Source: an optimization exercise on an open RTL-to-GDS flow (aim: small area). Production flows keep margins and buffers that such runs may drop.
Function was checked by simulation only, so behaviour that the tests miss may differ from the original.
The series may have gaps, and a smaller design here may also do less where the tests do not look.
Power is estimated from default activity; no workload was simulated.

### Cell sizes after repair, run 1

Scale: 3 px per um.
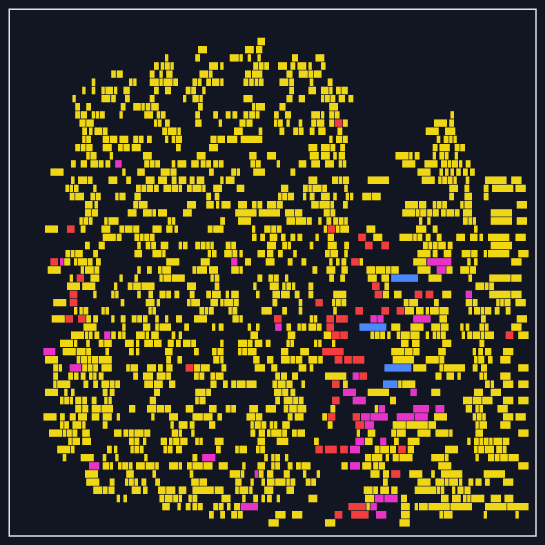
### Clock tree after CTS, run 1

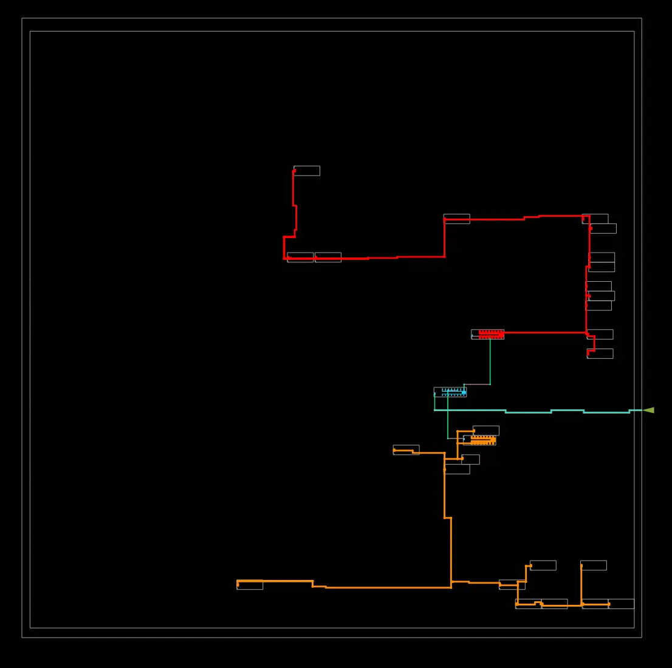
### Signal wires on met3, run 1

Scale: 3 px per um. Cells faint in the background.
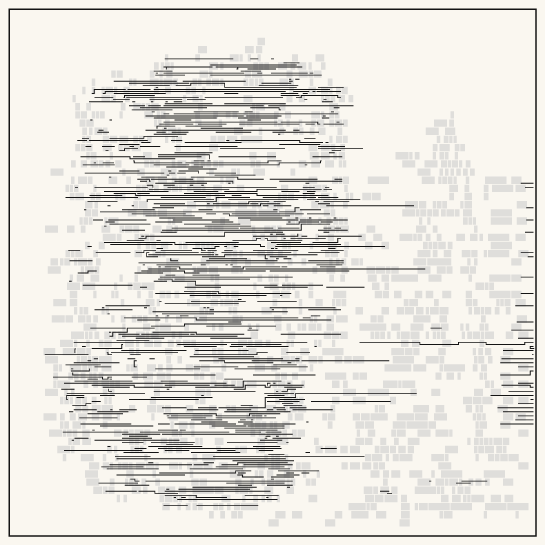
==> design/flow/design.v <==
`default_nettype none
module bitmap1_rom (
  input  wire       i_clk,
  input  wire [9:0] i_addr,
  output reg  [3:0] o_data
);
  reg [3:0] r_mem[(1<<10) - 1:0];
  always @(posedge i_clk) begin
    o_data <= r_mem[i_addr];
  end
  initial begin
    $readmemh("bitmap1_pixels.hex", r_mem);
  end
endmodule
module bitmap2_rom (
  input  wire        i_clk,
  input  wire [11:0] i_addr,
  output reg  [3:0]  o_data
);
  reg [3:0] r_mem[(1<<12) - 1:0];
  always @(posedge i_clk) begin
    o_data <= r_mem[i_addr];
  end
  initial begin
    $readmemh("bitmap2_pixels.hex", r_mem);
  end
endmodule
`default_nettype wire
`default_nettype none
module bitmap1_palette (
  input  wire [3:0] i_index,
  output reg  [8:0] o_color
);
  always @(*) begin
    case(i_index)
      4'd00: o_color = 9'h000;
      4'd01: o_color = 9'h04D;
      4'd02: o_color = 9'h055;
      4'd03: o_color = 9'h09E;
      4'd04: o_color = 9'h0A7;
      4'd05: o_color = 9'h0AF;
      4'd06: o_color = 9'h0C0;
      4'd07: o_color = 9'h110;
      4'd08: o_color = 9'h140;
      4'd09: o_color = 9'h199;
      4'd10: o_color = 9'h1C0;
      4'd11: o_color = 9'h1E5;
      4'd12: o_color = 9'h1E9;
      4'd13: o_color = 9'h1F5;
      4'd14: o_color = 9'h1FA;
      4'd15: o_color = 9'h1FF;
      default: o_color = 9'h000;
    endcase
  end
endmodule
module bitmap2_palette (
  input  wire [3:0] i_index,
  output reg  [8:0] o_color
);
  always @(*) begin
    case(i_index)
      4'd00: o_color = 9'h000;
      4'd01: o_color = 9'h027;
      4'd02: o_color = 9'h00B;
      4'd03: o_color = 9'h078;
      4'd04: o_color = 9'h0CF;
      4'd05: o_color = 9'h124;
      4'd06: o_color = 9'h1C0;
      4'd07: o_color = 9'h1CC;
      4'd08: o_color = 9'h1E0;
      4'd09: o_color = 9'h1E4;
      4'd10: o_color = 9'h1E7;
      4'd11: o_color = 9'h1F4;
      4'd12: o_color = 9'h1F8;
      4'd13: o_color = 9'h1FF;
      default: o_color = 9'h000;
    endcase
  end
endmodule
module Test_Pattern_Generator #(
  parameter VIDEO_WIDTH = 3,
  parameter H_VISIBLE = 640,
  parameter V_VISIBLE = 480
) (
  input         i_clk,
  input         i_rst,
  input [3:0]   i_pattern,
  input [9:0]   i_hpos,
  input [9:0]   i_vpos,
  input         i_visible,
  input         i_frame_strobe,
  output reg [2:0] o_red_video,
  output reg [2:0] o_grn_video,
  output reg [2:0] o_blu_video
);
  wire [2:0] pattern_red[0:15];
  wire [2:0] pattern_grn[0:15];
  wire [2:0] pattern_blu[0:15];
  assign pattern_red[0] = 0;
  assign pattern_grn[0] = 0;
  assign pattern_blu[0] = 0;
  assign pattern_red[1] = {3{1'b1}};
  assign pattern_grn[1] = 0;
  assign pattern_blu[1] = 0;
  assign pattern_red[2] = 0;
  assign pattern_grn[2] = {3{1'b1}};
  assign pattern_blu[2] = 0;
  assign pattern_red[3] = 0;
  assign pattern_grn[3] = 0;
  assign pattern_blu[3] = {3{1'b1}};
  localparam BAR_WIDTH = H_VISIBLE/8;
  wire [2:0] w_bar =
    i_hpos < BAR_WIDTH*1 ? 3'd0 :
    i_hpos < BAR_WIDTH*2 ? 3'd1 :
    i_hpos < BAR_WIDTH*3 ? 3'd2 :
    i_hpos < BAR_WIDTH*4 ? 3'd3 :
    i_hpos < BAR_WIDTH*5 ? 3'd4 :
    i_hpos < BAR_WIDTH*6 ? 3'd5 :
    i_hpos < BAR_WIDTH*7 ? 3'd6 :
    i_hpos < BAR_WIDTH*8 ? 3'd7 : 3'd0;
  assign pattern_red[4] = {3{~w_bar[1]}};
  assign pattern_grn[4] = {3{~w_bar[2]}};
  assign pattern_blu[4] = {3{~w_bar[0]}};
  localparam BORDER_WIDTH = 8;
  wire [2:0] w_border =
    ((i_hpos < BORDER_WIDTH) || (i_hpos > (H_VISIBLE - BORDER_WIDTH - 1)) ||
     (i_vpos < BORDER_WIDTH) || (i_vpos > (V_VISIBLE - BORDER_WIDTH - 1))) ? 3'd3 : 3'd0;
  assign pattern_red[5] = w_border;
  assign pattern_grn[5] = w_border;
  assign pattern_blu[5] = w_border;
  assign pattern_red[6] = {3{(((i_hpos&7)==0) || ((i_vpos&7)==0))}};
  assign pattern_grn[6] = {3{i_vpos[4]}};
  assign pattern_blu[6] = {3{i_hpos[4]}};
  localparam V_BAR_HEIGHT = V_VISIBLE/8;
  reg [6:0] r_frame_count;
  always @(posedge i_clk) begin
    if (i_rst) begin
      r_frame_count <= 7'd0;
    end else if (i_frame_strobe) begin
      r_frame_count <= r_frame_count + 1;
    end
  end
  wire [10:0] w_fade_vpos = {1'b0,i_vpos} + {4'b0,r_frame_count};
  wire [2:0] w_fade_intensity = w_fade_vpos[3:1];
  assign pattern_red[7] = w_fade_vpos[5] ? w_fade_intensity : 0;
  assign pattern_grn[7] = w_fade_vpos[6] ? w_fade_intensity : 0;
  assign pattern_blu[7] = w_fade_vpos[4] ? w_fade_intensity : 0;
  wire [10:0] w_b1_vpos = {1'b0,i_vpos} - {4'b0,r_frame_count};
  wire [10:0] w_b1_hpos = {1'b0,i_hpos} - {4'b0,r_frame_count};
  wire [9:0] w_b1_addr = { {w_b1_vpos[6:2]}, {w_b1_hpos[6:2]} };
  wire [8:0] b1_color;
  wire [3:0] b1_index;
  bitmap1_palette b1_palette (.i_index(b1_index), .o_color(b1_color));
  bitmap1_rom b1_ram (
    .i_clk(i_clk),
    .i_addr(w_b1_addr),
    .o_data(b1_index)
  );
  assign pattern_red[8] = b1_color[8:6];
  assign pattern_grn[8] = b1_color[5:3];
  assign pattern_blu[8] = b1_color[2:0];
  wire [10:0] w_b2_vpos = {1'b0,i_vpos};
  wire [10:0] w_b2_hpos = {1'b0,i_hpos};
  wire [11:0] w_b2_addr = { {w_b2_vpos[6:1]}, {w_b1_hpos[6:1]} };
  wire [8:0] b2_color;
  wire [3:0] b2_index;
  bitmap2_palette b2_palette (.i_index(b2_index), .o_color(b2_color));
  bitmap2_rom b2_ram (
    .i_clk(i_clk),
    .i_addr(w_b2_addr),
    .o_data(b2_index)
  );
  assign pattern_red[9] = b2_color[8:6];
  assign pattern_grn[9] = b2_color[5:3];
  assign pattern_blu[9] = b2_color[2:0];
  always @(posedge i_clk) begin
    if (i_pattern <= 4'd9) begin
      o_red_video <= i_visible? pattern_red[i_pattern] : 3'd0;
      o_grn_video <= i_visible? pattern_grn[i_pattern] : 3'd0;
      o_blu_video <= i_visible? pattern_blu[i_pattern] : 3'd0;
    end else begin
      o_red_video <= pattern_red[0];
      o_grn_video <= pattern_grn[0];
      o_blu_video <= pattern_blu[0];
    end
  end
endmodule
==> design/flow/bitmap1_pixels.hex <==
0 0 0 0 0 0 0 0 0 0 0 1 1 1 1 1 1 1 1 1 0 0 0 0 0 0 0 0 0 0 0 0
0 0 0 0 0 0 0 0 0 1 1 3 4 5 5 5 5 5 4 3 1 1 0 0 0 0 0 0 0 0 0 0
0 0 0 0 0 0 0 1 1 3 E E E E E E 5 5 5 5 4 3 1 1 0 0 0 0 0 0 0 0
0 0 0 0 0 0 7 C E F F F E F E F F F E 5 5 5 4 3 1 0 0 0 0 0 0 0
0 0 0 0 0 7 C E E E E F 7 7 F F E E E E E 5 5 4 3 1 0 0 0 0 0 0
0 0 0 0 7 C E E E 7 E 7 7 E E E 7 E E E E C 4 4 4 1 0 0 0 0 0 0
0 0 0 0 7 E E E 7 E C 7 C 7 E E 7 C E E E C 4 4 3 3 1 0 0 0 0 0
0 0 0 0 7 E E E 7 E 7 C C C 7 C C 7 C E C C 9 3 3 B 3 1 1 0 0 0
0 0 0 0 7 C 7 E 7 6 6 C D C 6 6 6 C 7 C C 9 6 3 B F B 3 2 1 0 0
0 0 0 0 0 7 7 C 7 6 F D D D F 6 C 6 C 7 C 7 D 6 B F B 2 1 0 0 0
0 0 0 0 0 0 7 7 7 C 6 D D D 6 6 F C C 7 C 7 C 6 B F B 2 1 0 0 0
0 0 0 0 0 0 0 7 6 D 6 D D D 6 6 F C 7 7 C 7 C 6 B F B 1 0 0 0 0
0 0 0 0 0 0 7 E 6 D F D D D F F D 7 E C 7 C 6 9 B F B 0 0 0 0 0
0 0 0 0 0 0 0 7 7 6 D D D A D D D C 7 7 7 6 9 C B F B 0 0 0 0 0
0 0 0 0 0 0 0 0 0 7 6 C D D D D D C 6 6 9 C C E B F B 0 0 0 0 0
0 0 0 0 0 0 0 0 0 7 C 6 6 C D D C 6 9 C C C E E B F B 0 0 0 0 0
0 0 0 0 0 0 0 0 0 7 E C C 6 6 C 6 9 9 9 C C C E B F B 0 0 0 0 0
0 0 0 0 0 0 0 0 0 0 7 E B B 5 B F 5 1 1 1 9 C C B F B 0 0 0 0 0
0 0 0 0 0 0 0 0 0 0 7 1 B A A B A 2 4 3 2 1 1 9 B F B 0 0 0 0 0
0 0 0 0 0 0 0 0 0 0 0 1 A A 2 A A 3 4 5 5 4 2 1 B F B 7 0 0 0 0
0 0 0 0 0 0 0 0 0 0 1 4 5 A 4 4 A 3 4 3 3 5 4 E B F B E 0 0 0 0
0 0 0 0 0 0 0 0 0 6 6 3 6 3 3 3 3 3 2 6 6 1 3 F E E E 7 0 0 0 0
0 0 0 0 0 0 0 0 6 D C 6 6 6 E E C 6 6 6 6 1 1 6 C C 6 7 0 0 0 0
0 0 0 0 0 0 0 0 6 C C 6 1 6 E C C 6 6 2 2 1 9 6 D C 6 0 0 0 0 0
0 0 0 0 0 0 0 0 0 6 6 2 1 4 5 4 4 4 3 3 2 2 1 7 6 6 0 0 0 0 0 0
0 0 0 0 0 0 0 0 0 0 0 0 1 1 5 5 4 3 1 1 3 3 2 1 0 0 0 0 0 0 0 0
0 0 0 0 0 0 0 0 0 0 0 0 1 8 1 5 4 1 6 8 1 1 2 1 0 0 0 0 0 0 0 0
0 0 0 0 0 0 0 0 0 0 0 6 A 6 6 1 3 1 0 6 8 6 1 0 0 0 0 0 0 0 0 0
0 0 0 0 0 0 0 0 6 6 6 6 8 6 0 0 1 0 0 0 6 8 6 6 6 0 0 0 0 0 0 0
0 0 0 0 0 0 6 6 8 B A A 8 6 0 0 0 0 0 6 8 A B A 8 6 0 0 0 0 0 0
0 0 0 0 0 6 8 A A A A 8 8 8 6 0 0 0 0 6 8 A A 8 8 8 6 0 0 0 0 0
0 0 0 0 0 6 6 6 6 6 6 6 6 6 6 0 0 0 0 6 6 6 6 6 6 6 6 0 0 0 0 0
==> design/flow/bitmap2_pixels.hex <==
2 2 2 2 2 2 2 2 2 2 2 2 2 2 2 2 2 2 2 2 2 2 2 2 2 2 2 2 2 2 2 2 2 2 2 2 2 2 2 2 2 2 2 2 2 2 2 2 2 2 2 2 2 2 2 2 2 2 2 2 2 2 2 2
2 2 2 2 2 2 2 2 2 2 2 2 2 2 2 2 2 2 2 2 2 2 2 2 2 2 2 2 2 2 2 2 2 2 2 2 2 2 2 2 2 2 2 2 2 2 2 2 2 2 2 2 2 2 2 2 2 2 2 2 2 2 2 2
2 2 2 2 2 2 2 2 2 2 2 2 2 2 2 2 2 2 2 2 2 2 2 2 2 2 2 2 2 2 2 2 2 2 2 2 2 2 2 2 2 2 2 2 2 2 2 2 2 2 2 2 2 2 2 2 2 2 2 2 2 2 2 2
2 2 2 2 2 2 2 2 2 2 2 2 2 2 2 2 2 2 D 2 2 2 2 2 2 2 2 2 2 2 2 2 2 2 2 2 2 2 2 2 2 2 2 2 2 2 2 2 2 2 2 2 2 2 2 2 2 2 2 2 2 2 2 2
2 2 2 2 2 2 2 2 2 2 2 2 2 2 2 2 2 2 D 2 2 2 2 2 2 2 2 2 2 2 2 2 2 2 2 2 2 2 2 2 2 2 2 2 2 2 2 2 2 2 2 2 2 2 2 2 2 2 2 2 2 2 2 2
2 2 2 2 2 2 2 2 2 2 2 2 2 2 2 2 2 2 2 2 2 2 2 2 2 2 2 2 2 2 2 2 2 2 2 2 2 2 2 2 2 2 2 2 2 2 2 2 2 2 2 2 2 2 2 2 2 2 2 2 2 2 2 2
2 2 2 2 2 2 2 2 2 2 2 2 2 2 2 D D 2 D 2 D D 2 2 2 2 2 2 2 2 2 2 2 2 2 2 2 2 2 2 2 2 2 2 2 2 2 2 2 2 2 2 2 2 2 2 2 2 2 2 2 2 2 2
2 2 2 2 2 2 2 2 2 2 2 2 2 2 2 2 2 2 2 2 2 2 2 2 2 2 2 2 2 2 2 2 2 2 2 2 2 2 2 2 2 2 2 2 2 2 2 2 2 2 2 2 2 2 2 2 2 2 2 2 2 2 2 2
2 2 2 2 2 2 2 2 2 2 2 2 2 2 2 2 2 2 D 2 2 2 2 2 2 2 2 2 2 2 2 2 2 2 2 2 2 2 2 2 2 2 2 2 2 2 2 2 2 2 2 2 2 2 2 2 2 2 2 2 2 2 2 2
2 2 2 2 2 2 2 2 2 2 2 2 2 2 2 2 2 2 D 2 2 2 2 2 2 2 2 2 2 2 2 2 2 D 2 2 2 2 2 2 2 2 2 2 2 2 2 2 2 2 2 2 2 2 2 2 2 2 2 2 2 2 2 2
2 2 2 2 2 2 2 2 2 2 2 2 2 2 2 2 2 2 2 2 2 2 2 2 2 2 2 2 2 2 2 2 D 2 D 2 2 2 2 2 2 2 2 2 2 2 2 2 2 2 2 2 2 2 2 2 2 2 2 2 2 2 2 2
2 2 2 2 2 2 2 2 2 2 2 2 2 2 2 2 2 2 2 2 2 2 2 2 2 2 2 2 2 2 2 2 2 D 2 2 2 2 2 2 2 2 2 2 2 2 2 2 2 2 2 2 2 2 2 2 2 2 2 2 2 2 2 2
2 2 2 2 2 2 2 2 2 2 2 2 2 2 2 2 2 2 2 2 2 2 2 2 2 2 2 2 2 2 2 2 2 2 2 2 2 2 2 2 2 2 2 2 2 2 2 2 2 2 2 2 2 2 2 2 2 2 2 2 2 2 2 2
2 2 2 2 2 2 2 2 2 2 2 2 2 2 2 2 2 2 2 2 2 2 2 2 2 2 2 2 2 2 2 2 2 2 2 2 2 2 2 2 2 2 2 2 2 2 2 2 2 2 2 2 2 2 2 2 2 2 2 2 2 2 2 2
2 2 2 2 2 2 2 2 2 2 2 2 2 2 2 2 2 2 2 2 2 2 2 2 2 2 2 2 2 2 2 2 2 2 2 2 2 2 2 2 2 2 2 2 2 2 2 2 2 2 2 2 2 2 2 2 2 2 2 2 2 2 2 2
2 2 2 2 2 2 2 2 2 2 2 2 2 2 2 2 2 2 2 2 2 2 2 2 2 2 2 2 2 2 2 2 2 2 2 2 2 2 2 2 2 2 2 2 2 2 2 2 2 2 2 2 2 2 2 2 2 2 2 2 2 2 2 2
2 2 2 2 2 2 2 2 2 2 2 2 2 2 2 2 2 2 2 2 2 2 2 2 2 2 2 2 2 2 2 2 2 2 2 2 2 2 2 2 2 2 2 2 2 2 2 2 2 2 2 2 2 2 2 2 2 2 2 2 2 2 2 2
2 2 2 2 2 2 2 2 2 2 2 2 2 2 2 2 2 2 2 2 2 2 2 2 2 2 2 2 2 2 2 2 2 2 2 2 2 2 2 2 2 2 2 2 2 2 2 2 2 2 2 2 2 2 2 2 2 2 2 2 2 2 2 2
2 2 2 2 2 2 2 2 2 2 2 2 2 2 2 2 2 2 2 2 2 2 2 2 2 2 2 2 2 2 2 2 2 2 2 2 2 2 2 2 2 2 2 2 2 2 2 2 2 2 2 2 2 2 2 2 2 2 2 2 2 2 2 2
2 2 2 2 2 2 2 2 2 2 2 2 2 2 2 2 2 2 2 2 2 2 2 2 2 2 2 2 2 2 2 2 2 2 2 2 2 2 2 2 2 2 2 2 2 2 2 2 2 2 2 2 2 2 2 2 2 2 2 2 2 2 2 2
2 2 2 2 2 2 2 2 2 2 2 2 2 2 2 2 2 2 2 2 2 2 2 2 2 2 2 2 2 2 2 2 2 2 2 2 2 2 2 2 2 2 2 2 2 2 2 2 2 2 2 2 2 2 2 2 2 2 2 2 2 2 2 2
2 2 2 2 2 2 2 2 2 2 2 2 2 2 2 2 2 2 2 2 2 2 2 2 2 2 2 2 2 2 2 0 0 0 0 0 0 0 0 0 0 0 0 0 0 0 0 0 0 2 2 2 2 2 2 2 2 2 2 2 2 2 2 2
6 6 6 6 2 2 2 2 2 2 2 6 6 6 6 6 6 2 2 2 2 2 2 6 6 6 6 6 6 6 0 B B B B B B B B B B B B B B B B B B 0 2 2 2 2 2 2 2 2 2 2 2 2 2 2
6 6 6 6 6 6 6 6 6 6 6 6 6 6 6 6 6 6 6 6 6 6 6 6 6 6 6 6 6 0 B B B A A A A A A A A A A A A A A B B B 0 2 2 2 2 2 2 2 2 2 2 2 2 2
6 6 6 6 6 6 6 6 6 6 6 6 6 6 6 6 6 6 6 6 6 6 6 6 6 6 6 6 6 0 B B A A A A A 7 A A A A 7 A A A A A B B 0 2 2 2 2 2 2 2 2 2 2 2 2 2
8 8 8 8 6 6 6 6 6 6 6 8 8 8 8 8 8 6 6 6 6 6 6 8 8 8 8 8 8 0 B A A 7 A A A A A A A A A A A A 7 A A B 0 2 2 2 2 2 2 2 2 2 2 2 2 2
8 8 8 8 8 8 8 8 8 8 8 8 8 8 8 8 8 8 8 8 8 8 8 8 8 8 8 8 8 0 B A A A A A A A A A A A A 0 0 A A A A B 0 2 2 0 0 2 2 2 2 2 2 2 2 2
8 8 8 8 8 8 8 8 8 8 8 8 8 8 8 8 8 8 8 8 8 8 8 8 8 8 8 8 8 0 B A A A A A A A A 7 A A 0 5 5 0 A A A B 0 2 0 5 5 0 2 2 2 2 2 2 2 2
C C C C 8 8 8 8 8 8 8 C C C C C C 8 8 8 8 8 8 C C C C C C 0 B A A A A A A A A A A A 0 5 5 5 0 A A B 0 0 5 5 5 0 2 2 2 2 2 2 2 2
C C C C C C C C C C C C C C C C C C C C C C C C 0 0 C C C 0 B A A A A A 7 A A A A A 0 5 5 5 5 0 0 0 0 5 5 5 5 0 2 2 2 2 2 2 2 2
C C C C C C C C C C C C C C C C C C C C C C C 0 5 5 0 C C 0 B A A A A A A A A A A A 0 5 5 5 5 5 5 5 5 5 5 5 5 0 2 2 2 2 2 2 2 2
3 3 3 3 C C C C C C C 3 3 3 3 3 3 C C C C C C 0 5 5 0 0 0 0 B A 7 A A A A A A 7 A 0 5 5 5 5 5 5 5 5 5 5 5 5 5 5 0 2 2 2 2 2 2 2
3 3 3 3 3 3 3 3 3 3 3 3 3 3 3 3 3 3 3 3 3 3 3 3 0 5 5 5 5 0 B A A A A A A A A A A 0 5 5 5 D 0 5 5 5 5 5 D 0 5 5 0 2 2 2 2 2 2 2
3 3 3 3 3 3 3 3 3 3 3 3 3 3 3 3 3 3 3 3 3 3 3 3 3 0 0 5 5 0 B A A A A A A A A A A 0 5 5 5 0 0 5 5 5 0 5 0 0 5 5 0 2 2 2 2 2 2 2
1 1 1 1 3 3 3 3 3 3 3 1 1 1 1 1 1 3 3 3 3 3 3 3 1 1 1 0 0 0 B A A A A A 7 A A A A 0 5 9 9 5 5 5 5 5 5 5 5 5 9 9 0 2 2 2 2 2 2 2
1 1 1 1 1 1 1 1 1 1 1 1 1 1 1 1 1 1 1 1 1 1 1 1 1 1 1 1 1 0 B B A 7 A A A A A A A 0 5 9 9 5 0 5 5 0 5 5 0 5 9 9 0 2 2 2 2 2 2 2
1 1 1 1 1 1 1 1 1 1 1 1 1 1 1 1 1 1 1 1 1 1 1 1 1 1 1 1 1 0 B B B A A A A A A A A A 0 5 5 5 0 0 0 0 0 0 0 5 5 0 2 2 2 2 2 2 2 2
4 4 4 4 1 1 1 1 1 1 1 4 4 4 4 4 4 1 1 1 1 1 1 1 4 4 4 4 4 0 0 B B B B B B B B B B B B 0 5 5 5 5 5 5 5 5 5 5 0 2 2 2 2 2 2 2 2 2
4 4 4 4 4 4 4 4 4 4 4 4 4 4 4 4 4 4 4 4 4 4 4 4 4 4 4 4 0 5 5 0 0 0 0 0 0 0 0 0 0 0 0 0 0 0 0 0 0 0 0 0 0 0 2 2 2 2 2 2 2 2 2 2
4 4 4 4 4 4 4 4 4 4 4 4 4 4 4 4 4 4 4 4 4 4 4 4 4 4 4 4 0 5 5 0 2 0 5 5 5 0 2 2 2 2 2 2 0 5 5 0 2 0 5 5 0 2 2 2 2 2 2 2 2 2 2 2
2 2 2 2 4 4 4 4 4 4 4 2 2 2 2 2 2 4 4 4 4 4 4 4 2 2 2 2 0 0 0 2 2 2 0 0 0 0 2 2 2 2 2 2 2 0 0 0 2 2 0 0 0 2 2 2 2 2 2 2 2 2 2 2
2 2 2 2 2 2 2 2 2 2 2 2 2 2 2 2 2 2 2 2 2 2 2 2 2 2 2 2 2 2 2 2 2 2 2 2 2 2 2 2 2 2 2 2 2 2 2 2 2 2 2 2 2 2 2 2 2 2 2 2 2 2 2 2
2 2 2 2 2 2 2 2 2 2 2 2 2 2 2 2 2 2 2 2 2 2 2 2 2 2 2 2 2 2 2 2 2 2 2 2 2 2 2 2 2 2 2 2 2 2 2 2 2 2 2 2 2 2 2 2 2 2 2 2 2 2 2 2
2 2 2 2 2 2 2 2 2 2 2 2 2 2 2 2 2 2 2 2 2 2 2 2 2 2 2 2 2 2 2 2 2 2 2 2 2 2 2 2 2 2 2 2 2 2 2 2 2 2 2 2 2 2 2 2 2 2 2 2 2 2 2 2
2 2 2 2 2 2 2 2 2 2 2 2 2 2 2 2 2 2 2 2 2 2 2 2 2 2 2 2 2 2 2 2 2 2 2 2 2 2 2 2 2 2 2 2 2 2 2 2 2 2 2 2 2 2 2 2 2 2 2 2 2 2 2 2
2 2 2 2 2 2 2 2 2 2 2 2 2 2 2 2 2 2 2 2 2 2 2 2 2 2 2 2 2 2 2 2 2 2 2 2 2 2 2 2 2 2 2 2 2 2 2 2 2 2 2 2 2 2 2 2 2 2 2 2 2 2 2 2
2 2 2 2 2 2 2 2 2 2 2 2 2 2 2 2 2 2 2 2 2 2 2 2 2 2 2 2 2 2 2 2 2 2 2 2 2 2 2 2 2 2 2 2 2 2 2 2 2 2 2 2 2 2 2 2 2 2 2 2 2 2 2 2
2 2 2 2 2 2 2 2 2 2 2 2 2 2 2 2 2 2 2 2 2 2 2 2 2 2 2 2 2 2 2 2 2 2 2 2 2 2 2 2 2 2 2 2 2 2 2 2 2 2 2 2 2 2 2 2 2 2 2 2 2 2 2 2
2 2 2 2 2 2 2 2 2 2 2 2 2 2 2 2 2 2 2 2 2 2 2 2 2 2 2 2 2 2 2 2 2 2 2 2 2 2 2 2 2 D 2 2 2 2 2 2 2 2 2 2 2 2 2 2 2 2 2 2 2 2 2 2
2 2 2 2 2 2 2 2 2 2 2 2 2 2 2 2 2 2 2 2 2 2 2 2 2 2 2 2 2 2 2 2 2 2 2 2 2 2 2 2 2 D 2 2 2 2 2 2 2 2 2 2 2 2 2 2 2 2 2 2 2 2 2 2
2 2 2 2 2 2 2 2 2 2 2 2 2 2 2 2 2 2 2 2 2 2 2 2 2 2 2 2 2 2 2 2 2 2 2 2 2 2 2 2 2 2 2 2 2 2 2 2 2 2 2 2 2 2 2 2 2 2 2 2 2 2 2 2
2 2 2 2 2 2 2 2 2 2 2 2 2 2 2 2 2 2 2 2 2 2 2 2 2 2 2 2 2 2 2 2 2 2 2 2 2 2 D D 2 D 2 D D 2 2 2 2 2 2 2 2 2 2 2 2 2 2 2 2 2 2 2
2 2 2 2 2 2 2 2 2 2 2 2 2 2 2 2 2 2 2 2 2 2 2 2 2 2 2 2 2 2 2 2 2 2 2 2 2 2 2 2 2 2 2 2 2 2 2 2 2 2 2 2 2 2 2 2 2 2 2 2 2 2 2 2
2 2 2 2 2 2 2 2 2 2 2 2 2 2 2 2 2 2 2 2 2 2 2 2 2 2 2 2 2 2 2 2 2 2 2 2 2 2 2 2 2 D 2 2 2 2 2 2 2 2 2 2 2 2 2 2 2 2 2 2 2 2 2 2
2 2 2 2 2 2 2 2 2 2 2 2 2 2 2 2 2 2 2 2 2 2 2 2 2 2 2 2 2 2 2 2 2 2 2 2 2 2 2 2 2 D 2 2 2 2 2 2 2 2 2 2 2 2 2 2 2 2 2 2 2 2 2 2
2 2 2 2 2 2 2 2 2 2 2 2 2 2 2 2 2 2 2 2 2 2 D 2 2 2 2 2 2 2 2 2 2 2 2 2 2 2 2 2 2 2 2 2 2 2 2 2 2 2 2 2 2 2 2 2 2 2 2 2 2 2 2 2
2 2 2 2 2 2 2 2 2 2 2 2 2 2 2 2 2 2 2 2 2 D 2 D 2 2 2 2 2 2 2 2 2 2 2 2 2 2 2 2 2 2 2 2 2 2 2 2 2 2 2 2 2 2 2 2 2 2 2 2 2 2 2 2
2 2 2 2 2 2 2 2 2 2 2 2 2 2 2 2 2 2 2 2 2 2 D 2 2 2 2 2 2 2 2 2 2 2 2 2 2 2 2 2 2 2 2 2 2 2 2 2 2 2 2 2 2 2 2 2 2 2 2 2 2 2 2 2
2 2 2 2 2 2 2 2 2 2 2 2 2 2 2 2 2 2 2 2 2 2 2 2 2 2 2 2 2 2 2 2 2 2 2 2 2 2 2 2 2 2 2 2 2 2 2 2 2 2 2 2 2 2 2 2 2 2 2 2 2 2 2 2
2 2 2 2 2 2 2 2 2 2 2 2 2 2 2 2 2 2 2 2 2 2 2 2 2 2 2 2 2 2 2 2 2 2 2 2 2 2 2 2 2 2 2 2 2 2 2 2 2 2 2 2 2 2 2 2 2 2 2 2 2 2 2 2
2 2 2 2 2 2 2 2 2 2 2 2 2 2 2 2 2 2 2 2 2 2 2 2 2 2 2 2 2 2 2 2 2 2 2 2 2 2 2 2 2 2 2 2 2 2 2 2 2 2 2 2 2 2 2 2 2 2 2 2 2 2 2 2
2 2 2 2 2 2 2 2 2 2 2 2 2 2 2 2 2 2 2 2 2 2 2 2 2 2 2 2 2 2 2 2 2 2 2 2 2 2 2 2 2 2 2 2 2 2 2 2 2 2 2 2 2 2 2 2 2 2 2 2 2 2 2 2
2 2 2 2 2 2 2 2 2 2 2 2 2 2 2 2 2 2 2 2 2 2 2 2 2 2 2 2 2 2 2 2 2 2 2 2 2 2 2 2 2 2 2 2 2 2 2 2 2 2 2 2 2 2 2 2 2 2 2 2 2 2 2 2
2 2 2 2 2 2 2 2 2 2 2 2 2 2 2 2 2 2 2 2 2 2 2 2 2 2 2 2 2 2 2 2 2 2 2 2 2 2 2 2 2 2 2 2 2 2 2 2 2 2 2 2 2 2 2 2 2 2 2 2 2 2 2 2
==> design/flow/run.sh <==
#!/bin/bash
# synth_recipe.tcl (not shown) runs the flow's synth.tcl, then flattens the netlist and writes it again
# the make line also repeats each setting of config.mk as NAME=value (left out here)
make -C /OpenROAD-flow-scripts/flow DESIGN_CONFIG=/design/flow/config.mk WORK_HOME=/design/flow/orfs CLKGATE_MAP_FILE= SYNTH_SCRIPT=/design/flow/synth_recipe.tcl finish
==> design/flow/config.mk <==
export PLATFORM = sky130hd
export DESIGN_NAME = Test_Pattern_Generator
export DESIGN_NICKNAME = Test_Pattern_Generator
export VERILOG_FILES = /design/flow/design.v
export SDC_FILE = /design/flow/constraint.sdc
export NUM_CORES = 4
export LEC_CHECK = 0
export CAP_MARGIN = 20
export CORE_MARGIN = 2
export CORE_UTILIZATION = 30
export PLACE_DENSITY = 0.45
export SLEW_MARGIN = 20
export SYNTH_MEMORY_MAX_BITS = 32768
==> design/flow/constraint.sdc <==
create_clock -name core_clock -period 40.0 [get_ports {i_clk}]
set_input_delay 8.0000 -clock core_clock [delete_from_list [all_inputs] [get_ports {i_clk}]]
set_output_delay 8.0000 -clock core_clock [all_outputs]
set_load 0.01 [all_outputs]
==> results.json, run 1 <==
{
  "outcome": "no timing/DRC/antenna violations",
  "pg_seq_uw": 34.2,
  "multi_input_area_mm2": 0.00759,
  "slowest_stage": "ha_1",
  "power_density_mw_per_mm2": 33.9,
  "ys_async_sr_fraction_pct": 0,
  "top_regs": "r_frame_count x7, b1_ram.o_data x4, b2_ram.o_data x4",
  "hp-class": "reg2reg",
  "route.met3.wl_um": 7420,
  "routed_via_density": 7.13,
  "path_clk_slew_ns": 0.08,
  "numClockSinks": 24,
  "p_leak_uw": 0.00313,
  "syn_to_final_growth_pct": 7.20,
  "rsz0062_at_grt": "false",
  "fin_ws_ns": 26.36,
  "die_h_um": 175,
  "core_region_area_mm2": 0.0288,
  "wirelength_met1_um": 20700,
  "drtIter0Drc": 2728,
  "r2r-start": "r_frame_count[2]",
  "critPathCaptureType": "flop",
  "crit_type": "in2reg",
  "placed_cell_area_mm2": 0.00932,
  "ys_top_cells_by_area": "a21oi_1, ha_1, nand2_1, o21ai_0, nor2_1",
  "setup_violations": 0,
  "fin_hold_ws_ns": 0.536,
  "reg2regPathDepth": 14,
  "signal_buffers": 75,
  "final_area_mm2": 0.00941,
  "power_leader": "combinational cells",
  "fill_cells": 3185,
  "grt_max_degree": 57,
  "worst_pin_slew_ns": 1.13,
  "wl_met2_um": 21800,
  "gp_congestion": 1.08,
  "power_uw": 319,
  "root_buffer": "clkbuf_16",
  "layout_common_cells": "nand2_1, a21oi_1, nor2_1",
  "period_share_pct": 34.1,
  "grt_util_met2_pct": 49.6,
  "holdPathStages": 2,
  "cp_max_fo": 50,
  "hold_viol_final": 0,
  "drtPass1Iterations": 10,
  "post_cts_buffers": 0,
  "num-clock-buffers": 4,
  "clock-skew-final_ns": 0.00606,
  "endpoint": "b1_ram.o_data[3]",
  "comb_power_uw": 257,
  "synth_ff_type": "dfxtp_1",
  "period_needed_ns": 13.64,
  "holdBufCountCts": 0,
  "final_cells": 1726,
  "grt-busiest-layer": "met2",
  "seq_share_pct": 5.11,
  "power.internal_uw": 114,
  "p_clk_share_pct": 8.5,
  "preCtsSetupSlack_ns": 26.41,
  "dpl.cell_count": 1722
}
About 'Cell sizes after repair':
magenta -> drive 2  # cells 37, most used or2_2
red -> drive 3 to 4  # cells 47, most used buf_4
yellow -> drive 1 or less  # cells 1,254, most used nand2_1
blue -> drive 6 and up  # cells 4, most used clkbuf_16

About 'Clock tree after CTS':
Num CTS Buffers: 3
CTS H-tree lvls: 1
seq_cells: 24

About 'Signal wires on met3':
wire length on this layer = 7,420 um
share of all routed wire = 14%
main direction = horizontal
via count: 12.3k
Post-Route WL: 53,300 um

==> run 2: changes to the inputs <==
--- a/design/flow/config.mk
+++ b/design/flow/config.mk
@@ -5,6 +5,7 @@
 export SDC_FILE = /design/flow/constraint.sdc
 export NUM_CORES = 4
 export LEC_CHECK = 0
+export ABC_AREA = 1
 export CAP_MARGIN = 20
 export CORE_MARGIN = 2
 export CORE_UTILIZATION = 30
### The clock network, run 2

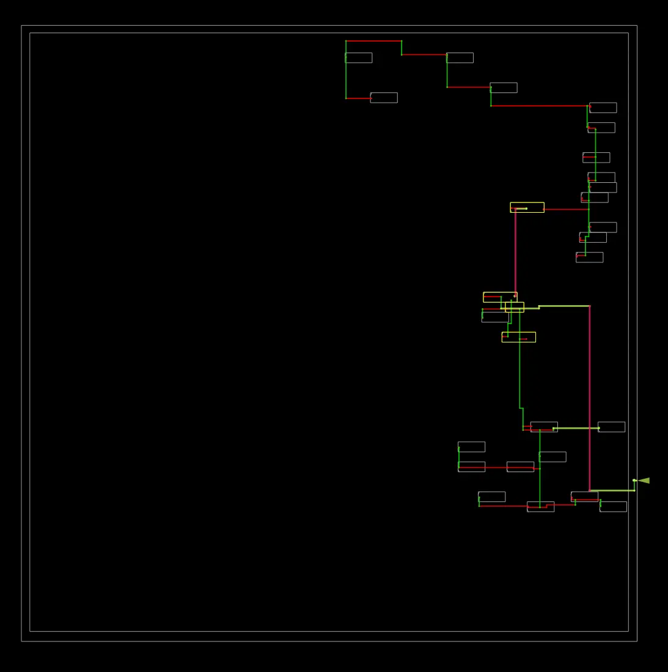
clock buffer count: 4
clock sinks: 24

### Register map, names as in the netlist, run 2

Scale: 4 px per um. Other sequential cells in the stronger grey, the rest of the logic in the fainter grey.
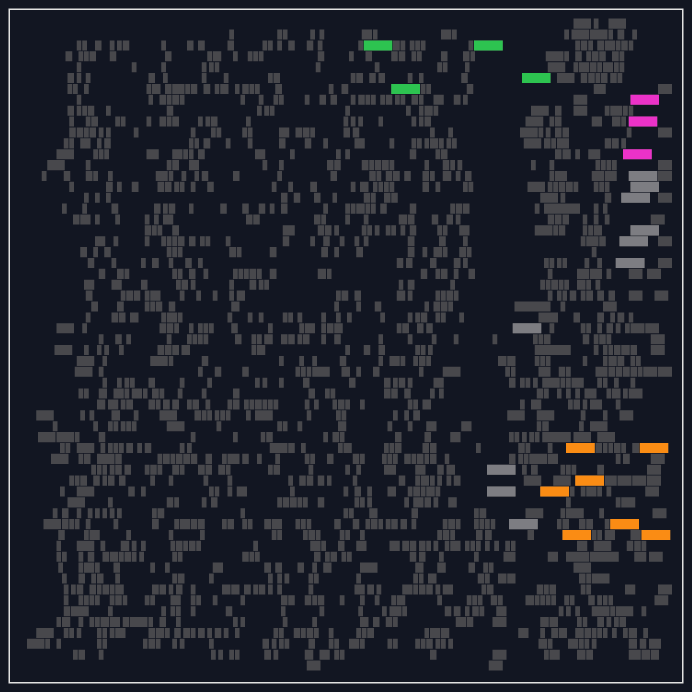
magenta -> o_blu_video  # flops 3
green -> b1_ram.o_data  # flops 4
orange -> r_frame_count  # flops 7, where lower right
not coloured = 10
Seq area share: 5.47%
power of the sequential group: 30.1 uW
final core utilization: 32.9%

### Signal wires on met3, run 2

Scale: 3 px per um. Cells faint in the background.
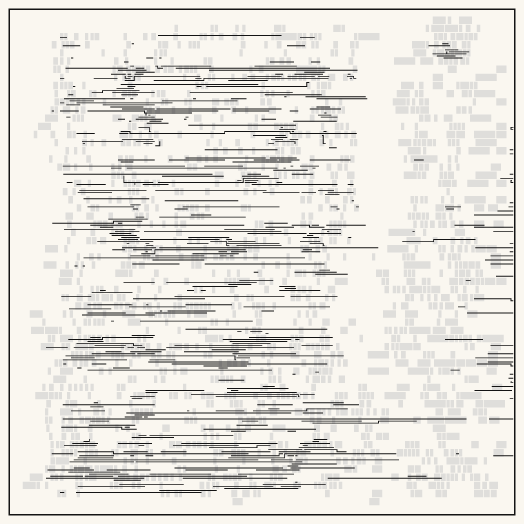
longest straight run = 134 um
main direction = horizontal
share of all routed wire = 12%

==> run 2 against run 1 <==
Still clean. Sequential power shrank 12%. Total power down 21%. Routed wire length decreased by 4.3%. Sequential share of layout area increased by 0.37 points. Via count down 4.3%. Non-clock buffer count down 18. Critical path type unchanged. Highest routed layer is now met5.
==> results.json, run 2 <==
{
  "grt-busiest-layer": "met2",
  "largest_reg_flops": 7,
  "core_region_area_mm2": 0.0267,
  "crit_type": "in2reg",
  "rsz0062_at_grt": "false",
  "clock_area_share_pct": 1.01,
  "cts.htree.levels": 1,
  "vdd_drop_max_v": 0.0000110,
  "syn_to_final_growth_pct": 8.81,
  "drtIter0Drc": 1925,
  "period_needed_ns": 12.30,
  "preCtsSetupSlack_ns": 27.55,
  "wl_met2_um": 21800,
  "grt_max_degree": 72,
  "slowest_stage": "nor2_1",
  "cp_cell_sequence": "clkdlybuf4s50_1 > inv_1 > nand2_1 > fa_1 > xor2_2 > buf_4 > inv_1 > ha_1 > inv_1 > nor2_1 > inv_1 > nor2_1 > nor2_1 > nand2_1 > nand2_1 > nand2_1 > inv_1 > nand2_1 > nand2_1 > nand2_1 > nand2_1 > a21oi_1",
  "route.met3.wl_um": 5930,
  "final_cells": 1943,
  "hp-class": "reg2reg",
  "synth_ff_type": "dfxtp_1",
  "signal_buffers": 57,
  "synth_area_mm2": 0.00807,
  "holdPathStages": 2,
  "critPathCaptureType": "flop",
  "p_clk_share_pct": 10.0,
  "regArea_um2": 480,
  "cts_buffers": 3,
  "root_buffer": "clkbuf_16",
  "endpoint": "b2_ram.o_data[0]",
  "r2r-start": "r_frame_count[0]",
  "reg2regPathDepth": 20,
  "grt_util_met2_pct": 55.4,
  "ys_top_cells_by_area": "nand2_1, nand3_1, ha_1, nor2_1, inv_1",
  "clock-skew-final_ns": 0.00420,
  "hp-start": "r_frame_count[3]",
  "routed_via_density": 6.06,
  "largest_class": "multi-input combinational cells",
  "die_h_um": 168,
  "power.internal_uw": 90.6,
  "path_delay_family": "buffers and inverters",
  "path_clk_slew_ns": 0.07,
  "top_regs": "r_frame_count x7, b1_ram.o_data x4, b2_ram.o_data x4",
  "layout_common_cells": "nand2_1, nand3_1, nor2_1",
  "final_area_mm2": 0.00878,
  "final_common_cell": "nand2_1",
  "fin_hold_ws_ns": 0.549,
  "r2r_setup_slack_ns": 35.44,
  "holdBufCountCts": 0,
  "placed_cell_area_mm2": 0.00869,
  "hold_viol_final": 0,
  "p_clk_uw": 25.3,
  "fill_cells": 3182,
  "global_route.usage.total_pct": 35.3,
  "post_cts_buffers": 0,
  "critPathBufInv": 7,
  "wl_um": 51000,
  "wirelength_met1_um": 20600,
  "gp_congestion": 1.05,
  "via_count": 11776,
  "cp_max_fo": 16,
  "drtPass1Iterations": 8,
  "power_uw": 252,
  "power_density_mw_per_mm2": 28.7,
  "multi_input_area_mm2": 0.00663,
  "synth_common_cells": "nand2_1, nand3_1, nor2_1",
  "power_leader": "combinational cells",
  "comb_power_uw": 197,
  "fin_ws_ns": 27.70,
  "dpl.cell_count": 1939,
  "worst_pin_slew_ns": 1.14,
  "setup_violations": 0,
  "cts_buffer_depth": 2,
  "outcome": "no timing/DRC/antenna violations",
  "p_leak_uw": 0.00438,
  "ys_async_sr_fraction_pct": 0,
  "yosys_warnings": 59,
  "seq_cell_count": 24,
  "period_share_pct": 30.8,
  "avgSynthCellArea_um2": 5.03
}

## port drivers added, routing unchanged
In the flow no input, the clock included, has a driving cell. The finished layouts below were timed again as built, in two steps. Step 1: set_driving_cell puts a clkbuf_16 on i_clk and a buf_2 on each other input, an assumption about the parent block. Step 2 times the ports against the registers' clock, not the clock port: input delays grow and output delays shrink by t, the midpoint of the rising clock arrivals with the driver on. a / b / c = ideal ports / drivers / drivers and shift; a / b = the first two.
run	t (ns)	slack for setup (ns)	worst data-port slew with drivers (ns)
run 1	0.302	26.361 / 26.366 / 26.064	0.06
run 2	0.304	27.697 / 27.706 / 27.402	0.04
After both steps every run listed still meets setup and hold. The setup slack of run 1, which loses most, moves by +0.005 ns with the drivers and by -0.297 ns with both steps.
